This is an optimization exercise on Yosys and OpenROAD, whose aim is small area, a short achievable clock period and few clock cycles per item, not a production implementation.
Where RTL was checked, it was by simulation tests only, not by an equivalence proof against the original.
The series may have gaps, and a smaller design here may also do less where the tests do not look.
The RTL of run 2 was laid out without a check of its function.

### run.sh
#!/bin/bash
# synth_recipe.tcl (not shown) runs the flow's synth.tcl, then flattens the netlist and writes it again
# the make line also repeats each setting of config.mk as NAME=value (left out here)
make -C /OpenROAD-flow-scripts/flow DESIGN_CONFIG=/design/flow/config.mk WORK_HOME=/design/flow/orfs CLKGATE_MAP_FILE= SYNTH_SCRIPT=/design/flow/synth_recipe.tcl finish
### constraint.sdc
create_clock -name core_clock -period 10.0 [get_ports {clk}]
set_input_delay 2.0000 -clock core_clock [delete_from_list [all_inputs] [get_ports {clk}]]
set_output_delay 2.0000 -clock core_clock [all_outputs]
set_load 0.01 [all_outputs]
### config.mk
export PLATFORM = sky130hd
export DESIGN_NAME = conv_top
export DESIGN_NICKNAME = conv_top
export VERILOG_FILES = /design/flow/design.v
export SDC_FILE = /design/flow/constraint.sdc
export NUM_CORES = 4
export LEC_CHECK = 0
export CAP_MARGIN = 20
export CORE_MARGIN = 2
export CORE_UTILIZATION = 40
export SLEW_MARGIN = 20
### design.v
module conv_top(
    input           clk,
    input           rst_n,
    input           start,
    input   [127:0] feature,
    input   [71:0]  weight,
    output          ready,
    output          done,
    output  [7:0]   c11_sa,
    output  [7:0]   c12_sa,
    output  [7:0]   c21_sa,
    output  [7:0]   c22_sa,
    output  [7:0]   c11_custom,
    output  [7:0]   c12_custom,
    output  [7:0]   c21_custom,
    output  [7:0]   c22_custom,
    output  [7:0]   c11_serial,
    output  [7:0]   c12_serial,
    output  [7:0]   c21_serial,
    output  [7:0]   c22_serial
);
    reg       done_r;
    reg [7:0] top_l, top_r;    
    wire sel = done_r;
    wire [95:0] fwin = sel ? feature[127:32] : feature[95:0];
    wire [7:0] sum_l, sum_r;
    conv_dot3x3 #(.C(0)) dot_l(.f(fwin), .w(weight), .s(sum_l));
    conv_dot3x3 #(.C(1)) dot_r(.f(fwin), .w(weight), .s(sum_r));
    always @(posedge clk) begin
        done_r <= rst_n & start & ~done_r;
        top_l  <= sum_l;
        top_r  <= sum_r;
    end
    assign ready = ~done_r;
    assign done  = done_r;
    assign c11_sa = top_l;     assign c11_custom = top_l;     assign c11_serial = top_l;
    assign c12_sa = top_r;     assign c12_custom = top_r;     assign c12_serial = top_r;
    assign c21_sa = sum_l;     assign c21_custom = sum_l;     assign c21_serial = sum_l;
    assign c22_sa = sum_r;     assign c22_custom = sum_r;     assign c22_serial = sum_r;
endmodule
module conv_dot3x3 #(parameter C = 0) (
    input  [95:0] f,
    input  [71:0] w,
    output [7:0]  s
);
    wire [7:0] p [0:8];
    genvar i, j;
    generate
        for (i = 0; i < 3; i = i + 1) begin : g_r
            for (j = 0; j < 3; j = j + 1) begin : g_c
                assign p[3*i+j] = f[8*(4*i+j+C) +: 8] * w[8*(3*i+j) +: 8];
            end
        end
    endgenerate
    assign s = p[0] + p[1] + p[2] + p[3] + p[4] + p[5] + p[6] + p[7] + p[8];
endmodule
run_1/m1.png
The bar under the picture is 50 um long.
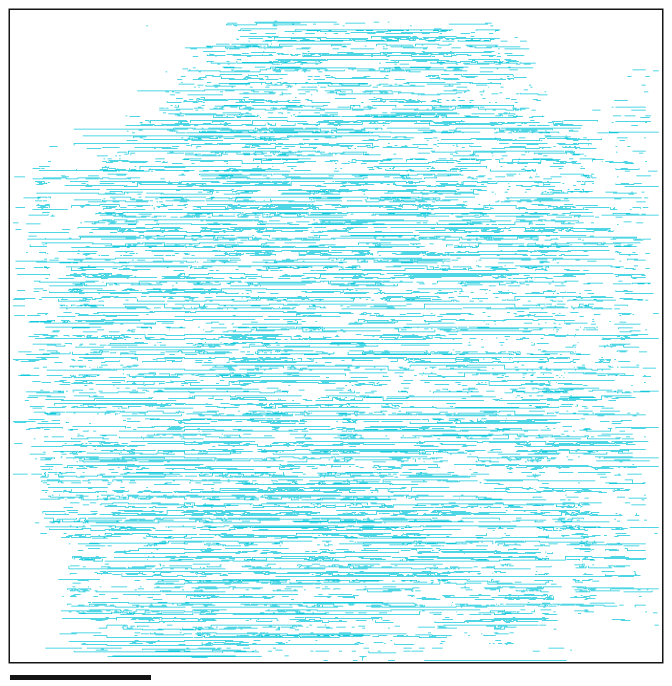
longest straight run = 80.5 um
wire length on this layer = 35.4 mm
main direction = horizontal
Detailed Route WL: 88000 um
Via Count: 17900
met1 Use GR: 40.9%

run_1/floorplan.png
The bar under the picture is 50 um long. Pins as bars on the die edge. Tap cells in grey.
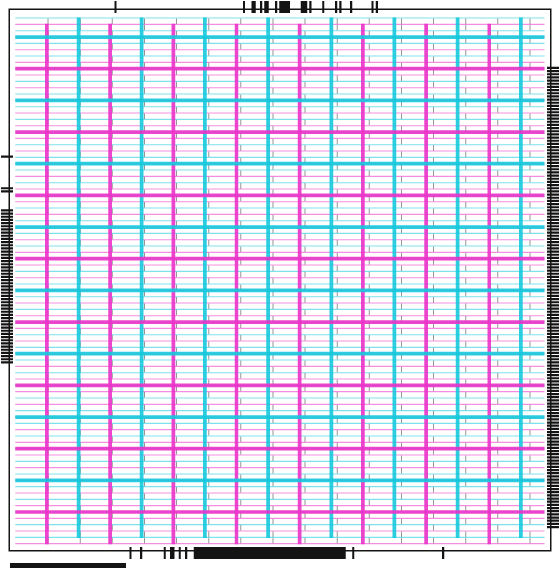
magenta -> VSS
cyan -> VDD
rows = 83
met5 straps = 16
Core Footprint: 0.0513 mm^2
die width: 232 um

==> qor.csv, run 1 <==
stage;metric;value;unit
detailed_routing;DRC;0;
place;# port buffers;300;
timing;RSZ-0062 raised after global routing;yes;
logic_synthesis;Seq/Total Area, Yosys;1.64;%
detailed_routing;WL met3;5880;um
die;Starting Density;40.5;%
worst_setup_path;Critical-path top delay cell;fa_1;
logic_synthesis;Netlist cell types;39;
detailed_routing;metal2 WL;41400;um
timing;hold_ws;1.40;ns
worst_setup_path;Crit path largest cell delay;0.60;ns
logic_synthesis;Yosys top cell by area;fa_1;
timing;Slew headroom;48.9;%
clock_tree;CTS Buf Count;3;
worst_setup_path;CP Class;primary input to output port;
clock_tree;CTS Sinks;17;
clock_tree;CTS tree;built;
logic_synthesis;area share of the leading cell type in the synthesized netlist;33.1;%
timing;Max Clock Skew;0.00434;ns
worst_setup_path;worst reg2reg path startpoint;done_r;
logic_synthesis;Post-Syn Instances;2327;
run;maxcap violations;0;
worst_hold_path;Hold Path Class;flip-flop to flip-flop;
worst_setup_path;Top cell by count, worst path;fa_1;
clock_tree;post-cts hold buffer count;0;
die;full die area;0.0538;mm^2
worst_setup_path;CP delay by family, top;adder cells;
timing;Fmax achieved;83.7;MHz
logic_synthesis;number of synthesized register bits;17;
logic_synthesis;synthesized cell area;0.0208;mm^2
clock_tree;CTS clock-pin slew for the worst setup and hold paths;0.05;ns
logic_synthesis;Synth Area per Inst;8.93;um^2
run_status;Fail Reasons;negative setup slack;
place;DP Wirelength;77600;um
detailed_routing;M1 WL;35400;um
detailed_routing;Top Metal Used;met4;
global_route;largest net degree at the start of global routing;21;
clock_tree;Clk Latency, worst-skew pair;0.26;ns
die;row count;83;
worst_hold_path;Worst Hold Path EP;done_r;
worst_setup_path;r2r worst-path depth;28;
worst_setup_path;Worst Path Arrival;9.95;ns
worst_setup_path;Worst EP required;8.00;ns
logic_synthesis;Post-synth EDFFs;0;
timing;final setup fails;30;
cells_and_area;area delta synth->final;39.6;%
timing;Least-Margin Pin Slew;0.766;ns
timing;shortest period the worst path allows;11.95;ns
global_route;vias in the first global route;19500;
logic_synthesis;synth top area cells;fa_1, ha_1, xnor2_1;
logic_synthesis;synth warn;3;
worst_hold_path;WHS Path Cells;5;
clock_tree;clock root cell;clkbuf_16;
place;Setup Slack @ Placement;-2.75;ns
detailed_routing;DR iter-0 viols;1155;
die;IO Pins;301;
logic_synthesis;asr flop ratio synth;0;%
run_status;status;finished with violations;
global_route;grt ovf;0;
detailed_routing;Pre-antenna DRT Iters;5;
worst_setup_path;Crit Reg-Reg Endpoint;top_r[7];
worst_setup_path;CP endpoint kind;output port;
cells_and_area;commonest non-fill, non-tap cell in the layout;inv_1;
timing;final setup TNS;-28.49;ns
timing;Slew Limit Fails;0;
cells_and_area;nets@finish;3776;
cells_and_area;Fillers;4700;
cells_and_area;share of cells above drive strength 1;29.7;%
clock_tree;H-tree levels;1;
logic_synthesis;Top FF cell, synth;dfxtp_1;
cells_and_area;commonest cells after routing, fill and taps aside;inv_1, buf_4, fa_1, nand2_1, ha_1;
worst_setup_path;WP buf/inv;8;
worst_hold_path;hold_sp;done_r;
detailed_routing;Vias/cell;4.94;
worst_setup_path;Worst Path Max Fanout;3;
timing;Hold Violations, Final;0;
clock_tree;Max Root-Sink Buffers;2;
global_route;first-pass GRT wire length;126000;um
timing;crit share post-route;120;%
clock_tree;setup bufs post-CTS;100;
worst_setup_path;r2r setup slk;1.40;ns
place;gp weighted congestion;1.00;
clock_tree;Resized Gates After CTS;691;
global_route;initial antenna violation count;0;
timing;Final Worst Setup Slack;-1.95;ns
worst_setup_path;Critical Path Source Type;primary input;
detailed_routing;DRT antenna net count;0;
Testbench counts for the RTL of run 1, summed over its fixed seeds: cycles 512, items 256.
run_1/route_heat.png
The bar under the picture is 50 um long. The die is cut into 23 by 23 equal tiles; dark blue is low, red is high, scaled to the fullest tile. Values are wire area over tile area, all layers added.
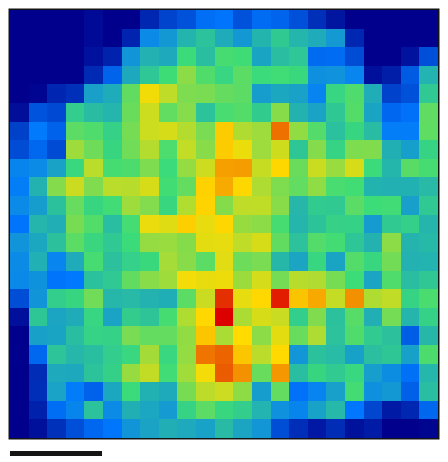
tiles over half the peak = 38%
nearly empty tiles = 7.8%
emptiest ninth of the die = north-west
WL/cell: 24.3 um
Tot GR Track Use: 33.0%

[run 1: kinds of logic (layout without fill, tap and decap cells)]
| logic type | after synthesis | in the layout | synth area share [%] |
|---|---|---|---|
| XOR/XNOR | 274 | 274 | 12.1 |
| flip-flops | 17 | 17 | 1.64 |
| AND/OR/NAND/NOR | 660 | 660 | 16.2 |
| adder cells (fa/ha/maj) | 630 | 630 | 50.4 |
| other | 0 | 1 | 0 |
| multiplexers | 103 | 103 | 5.68 |
| buffers and inverters | 604 | 1219 | 12.7 |
| AO/OA/AOI/OAI | 39 | 39 | 1.38 |
[run 1: metrics by stage]
stage          std cells  area (um^2)  util (%)
6_report            3623        29000      56.6
2_1_floorplan       2327        21000         -
4_1_cts             3600        28400      55.3
3_3_place_gp        3496        26500      51.6
5_1_grt             3622        29000      56.5
3_5_place_dp        3496        26500      51.6
[run 1: state kept, by name, indices dropped and copies added, names as in the netlist]
signal / cells
top_l: 8
top_r: 8
done_r: 1
[run 1: cell usage after synthesis (all sizes together) (19+ instances only)]
cell / instances
nand2: 306
mux2i: 20
clkbuf: 51
nand2b: 19
ha: 286
inv: 473
xor2: 36
nor2b: 91
xnor2: 230
and2: 234
buf: 80
fa: 344
mux2: 83
[run 1: worst max path at each step]
stage	from	endpoint	slack [ns]	depth (start not counted)
after CTS	feature[51]	c22_sa[7]	-1.90	26
after floorplan	feature[42]	c22_sa[7]	-1.18	25
after global placement	feature[77]	c22_serial[7]	-2.69	24
final	feature[41]	c22_serial[7]	-1.95	27
after global routing	feature[80]	c22_serial[7]	-2.08	29
after detailed placement	feature[77]	c22_serial[7]	-2.75	24
[run 1: layout make-up]
cell class                      instances  area, um^2  share of cell area (%)
Timing Repair Buffer                  742        6880                    23.7
Clock buffer                            4        78.8                   0.272
Antenna cell                            1        2.50                 0.00863
Tap cell                              680         851                    2.93
Multi-Input combinational cell       1706       19100                    65.8
Sequential cell                        17         344                    1.19
Inverter                              473        1780                    6.14
[run 1: layer usage]
layer / vias to the layer above / GRT usage [%]
li1: 8106 / -
met1: 8939 / 40.9
met2: 716 / 55.9
met3: 150 / 4.75
met4: 0 / 16.5
met5: - / 0
==> run 2: too many edits to list; what changed since run 1 <==
design.v: 56 -> 1642 lines; modules unchanged: 0
  conv_top: edited, 40 -> 1628 lines
  conv_fa: new, 4 lines
  conv_ha: new, 4 lines
  conv_pp3: new, 3 lines
  conv_xor2: new, 3 lines
  removed: conv_dot3x3
==> module conv_pp3 as of run 2 <==
module conv_pp3(input s1, input a, input s2, input b, input s3, input c, output y);
    assign y = ~((s1 & a) | (s2 & b) | (s3 & c));
endmodule
==> module conv_ha as of run 2 <==
module conv_ha(input a, input b, output s, output co);
    assign s  = a ^ b;
    assign co = a & b;
endmodule
==> module conv_fa as of run 2 <==
module conv_fa(input a, input b, input c, output s, output co);
    assign s  = a ^ b ^ c;
    assign co = (a & b) | (a & c) | (b & c);
endmodule
==> module conv_xor2 as of run 2 <==
module conv_xor2(input a, input b, output y);
    assign y = a ^ b;
endmodule
==> flow/run.sh (new file) <==
#!/bin/bash
# Own flow: the standard layout (standard.sh) unchanged, except that the
# port buffers are plain buffers (buf_2) rather than the cell buffer_ports
# picks by default (clkdlybuf4s50_1, a slow delay cell).
set -euo pipefail
bash standard.sh synth > synth.log 2>&1
bash standard.sh BUFFER_PORTS_ARGS="-buffer_cell sky130_fd_sc_hd__buf_2" finish > layout.log 2>&1
==> standard.sh (new file) <==
#!/bin/bash
# synth_recipe.tcl (not shown) runs the flow's synth.tcl, then flattens the netlist and writes it again
# the make line also repeats each setting of config.mk as NAME=value (left out here)
make -C /OpenROAD-flow-scripts/flow DESIGN_CONFIG=/design/flow/config.mk WORK_HOME=/design/flow/orfs CLKGATE_MAP_FILE= SYNTH_SCRIPT=/design/flow/synth_recipe.tcl "${@:-finish}"
--- a/config.mk
+++ b/config.mk
@@ -10,2 +10,4 @@
 export CORE_UTILIZATION = 40
 export SLEW_MARGIN = 20
+export SYNTH_HIERARCHICAL = 1
+export SYNTH_MINIMUM_KEEP_SIZE = 0
removed: run.sh
run_2/ir_map.png
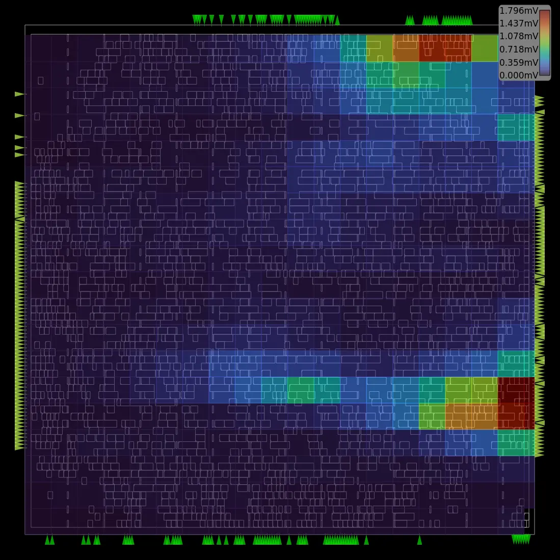

==> run 2 against run 1 <==
Now clean on timing, DRC and antenna. Routed wire length down 17%. Critical path depth down 8. Area after synthesis down 31%. Non-clock buffer count down 302. Hold slack better by 0.24 ns. Register-to-register slack better by 1.8 ns. Design area down 40%. Highest routed layer unchanged.
==> qor.csv, run 2 <==
stage;metric;value;unit
logic_synthesis;synthesized cell area;0.0144;mm^2
global_route;vias in the first global route;15700;
logic_synthesis;Synth Area per Inst;9.80;um^2
logic_synthesis;top cells by count, synth;a222oi_1, fa_1, xor2_1, nand2_1, o21ai_0;
clock_tree;Max Root-Sink Buffers;2;
cells_and_area;fin util;48.8;%
logic_synthesis;Post-Syn Instances;1472;
timing;final setup fails;0;
logic_synthesis;area share of the leading cell type in the synthesized netlist;31.2;%
detailed_routing;DR iter-0 viols;4206;
timing;Slew Limit Fails;0;
logic_synthesis;Post-synth EDFFs;0;
worst_setup_path;Worst Path Arrival;7.78;ns
clock_tree;CTS Sinks;17;
run_status;status;finished clean;
timing;Hold Violations, Final;0;
detailed_routing;DRC;0;
detailed_routing;WL/cell;31.1;um
cells_and_area;# diodes;0;
global_route;Tot GR Track Use;37.4;%
detailed_routing;DRT antenna net count;0;
cells_and_area;nets@finish;2385;
global_route;grt ovf;0;
detailed_routing;Pre-antenna DRT Iters;15;
timing;shortest period the worst path allows;9.78;ns
cells_and_area;commonest cells after routing, fill and taps aside;a222oi_1, buf_2, fa_1, xor2_1, buf_4;
place;gp weighted congestion;1.04;
global_route;initial antenna violation count;0;
die;full die area;0.0376;mm^2
logic_synthesis;asr flop ratio synth;0;%
cells_and_area;biggest regs;top_l: 8 flops, top_r: 8 flops, done_r: 1 flops;
clock_tree;H-tree levels;1;
place;dpl cells;2349;
timing;Fmax achieved;102;MHz
detailed_routing;Detailed Route WL;73100;um
global_route;first-pass GRT wire length;104000;um
logic_synthesis;synth top area cells;fa_1, a222oi_1, xor2_1;
logic_synthesis;Top FF cell, synth;dfxtp_1;
timing;Final Worst Setup Slack;0.217;ns
timing;crit share post-route;97.8;%
timing;RSZ-0062 raised after global routing;no;
timing;final setup TNS;0;ns
logic_synthesis;Netlist cell types;37;
worst_setup_path;r2r worst-path depth;13;
logic_synthesis;Seq/Total Area, Yosys;2.36;%
cells_and_area;area delta synth->final;20.4;%
die;Core Footprint;0.0356;mm^2
logic_synthesis;synth warn;7;
logic_synthesis;most common cell in the synthesized netlist;a222oi_1;
clock_tree;CTS Buf Count;3;
timing;Max Clock Skew;0.00557;ns
die;IO Pins;301;
worst_setup_path;Critical Path Source Type;primary input;
detailed_routing;Vias/cell;7.02;
worst_setup_path;CP Class;primary input to output port;
die;row count;69;
worst_setup_path;CP endpoint kind;output port;
die;die width;194;um
worst_setup_path;Worst Path Max Fanout;5;
worst_hold_path;Hold Path Class;flip-flop to flip-flop;
detailed_routing;Via Count;16500;
clock_tree;CTS tree;built;
timing;Slew headroom;22.0;%
timing;hold_ws;1.64;ns
place;Setup Slack @ Placement;0.287;ns
logic_synthesis;Yosys top cell by area;fa_1;
place;placed inst area;0.0173;mm^2
worst_setup_path;Worst EP required;8.00;ns
cells_and_area;final std cell area, no fill;0.0174;mm^2
timing;Least-Margin Pin Slew;1.16;ns
global_route;largest net degree at the start of global routing;115;
cells_and_area;share of cells above drive strength 1;24.3;%
logic_synthesis;number of synthesized register bits;17;
run;maxcap violations;0;
die;Die Y-Extent;194;um
die;Starting Density;40.6;%
clock_tree;clock root cell;clkbuf_16;
worst_hold_path;WHS Path Cells;4;
place;# port buffers;300;
place;DP Wirelength;60300;um
clock_tree;CTS clock-pin slew for the worst setup and hold paths;0.05;ns
clock_tree;Clk Latency, worst-skew pair;0.26;ns
run_2/gates.png
The bar under the picture is 50 um long.
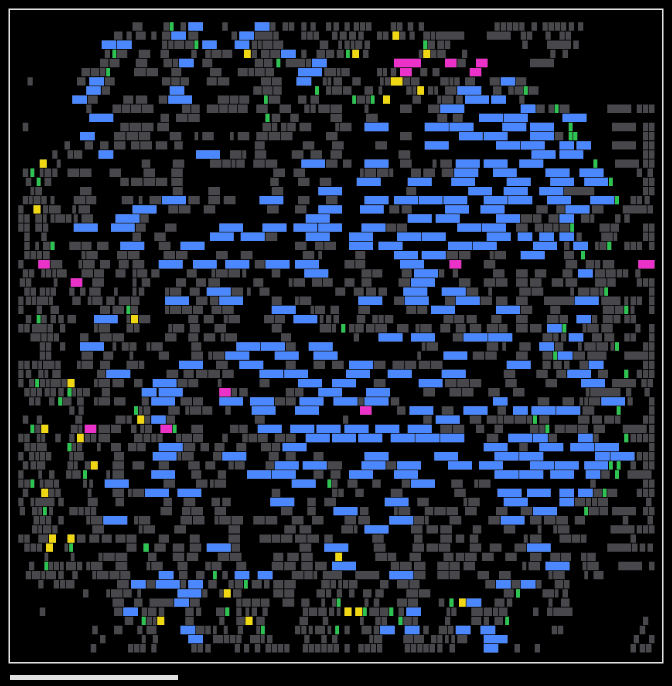
magenta -> mux cells  # cells 13
yellow -> and/or cells  # cells 26
blue -> fa/ha/maj cells  # cells 289, where spread over the die
green -> inv cells  # cells 71, where spread over the die
multi-input gate share of total cell area: 77.9%
fin cells: 2353
commonest non-fill, non-tap cell in the layout: a222oi_1

## run 2: cell types whose count changed after synthesis, moves of 45 or more
cell / previous run / this run
a222oi_1: 0 / 358
and2_1: 233 / 0
fa_1: 344 / 225
ha_1: 286 / 64
inv_1: 472 / 69
mux2_2: 70 / 0
nand2_1: 306 / 84
nand3_1: 0 / 45
nor2b_1: 91 / 3
o21ai_0: 6 / 81
xnor2_1: 229 / 38
xor2_1: 36 / 154
## run 2: per-module statistics from Yosys, one instance, submodules excluded
module	cells	flip-flops and latches
conv_pp3	1	0
conv_fa	1	0
conv_top	770	17
conv_xor2	1	0
## run 2: metal layers
metal | wire (um) | track usage (%) | vias to the layer above | share of wire [%]
li1 | - | - | 6988 | -
met1 | 27300 | 50.1 | 7951 | 37
met2 | 31300 | 57.3 | 1366 | 43
met3 | 9390 | 6.49 | 203 | 13
met4 | 5090 | 20.8 | 0 | 7.0
met5 | 0 | 0 | - | 0
## run 2: layout make-up
cell class / instances / area [um^2]
Clock buffer: 4 / 78.8
Fill cell: 3411 / 18200
Inverter: 71 / 268
Multi-Input combinational cell: 1360 / 13500
Sequential cell: 17 / 344
Tap cell: 461 / 577
Timing Repair Buffer: 440 / 2580
## run 2: final timing paths
| kind | slack [ns] | start | to |
|---|---|---|---|
| setup / recovery | 0.22 | weight[25] | c22_custom[7] |
| hold / removal | 1.64 | done_r | done_r |
| setup reg to reg | 3.23 | done_r | top_r[7] |
| hold reg to reg | 1.64 | done_r | done_r |
## run 2: timing repair
| action | 4_1_cts | 5_1_grt |
|---|---|---|
| setup endpoints to repair | 0 | 3 |
| setup buffers | 0 | 0 |
| gates resized for setup | 0 | 2 |
| hold buffers | 0 | 0 |
## run 2: critical path: stages
cell and delay (ns):
buf_2 0.18, ha_1 0.24, fa_1 0.41, a21o_1 0.18
a21oi_1 0.24, xnor2_1 0.19, a222oi_1 0.51, buf_4 0.21
fa_1 0.47, fa_1 0.54, fa_1 0.44, fa_1 0.57
fa_1 0.46, ha_1 0.31, inv_1 0.09, o21bai_1 0.08
a21oi_1 0.17, xor2_1 0.28, buf_2 0.19
## run 2: cell families after synthesis
kind of cell | share of synthesized area, %
AOI/OAI and AO/OA | 35.3
buffers and inverters | 6.16
adders and majority gates | 36.8
muxes | 1.01
DFF | 2.36
xor gates and xnor gates | 11.7
and+or+nand+nor | 6.73
other | 0.0260

## static timing again, ports no longer ideal
How much do the figures lean on ideal ports? The routed layouts below were timed once more, with nothing changed but the port constraints. Step 1 sets driving cells, clkbuf_16 on the clock port and buf_2 on the other inputs (assumed; they add their load-dependent delay and slew). Step 2 also shifts input and output timing later by t, the mid clock arrival at the registers, as if the neighbouring blocks saw the same clock. Three values: ideal, step 1, step 2; two values: the first two.
| run | t (ns) | setup slack, ns | worst setup path at the end | worst register clock-pin slew, ns | worst slew at a driven data input, ns |
|---|---|---|---|---|---|
| run 1 | 0.299 | -1.953 / -1.995 / -1.995 | input to output | 0.05 / 0.05 | 0.07 |
| run 2 | 0.294 | 0.217 / 0.198 / 0.198 | input to output | 0.05 / 0.05 | 0.07 |
The setup slack of run 1, which loses most, moves by -0.042 ns with the drivers and by -0.042 ns with both steps.
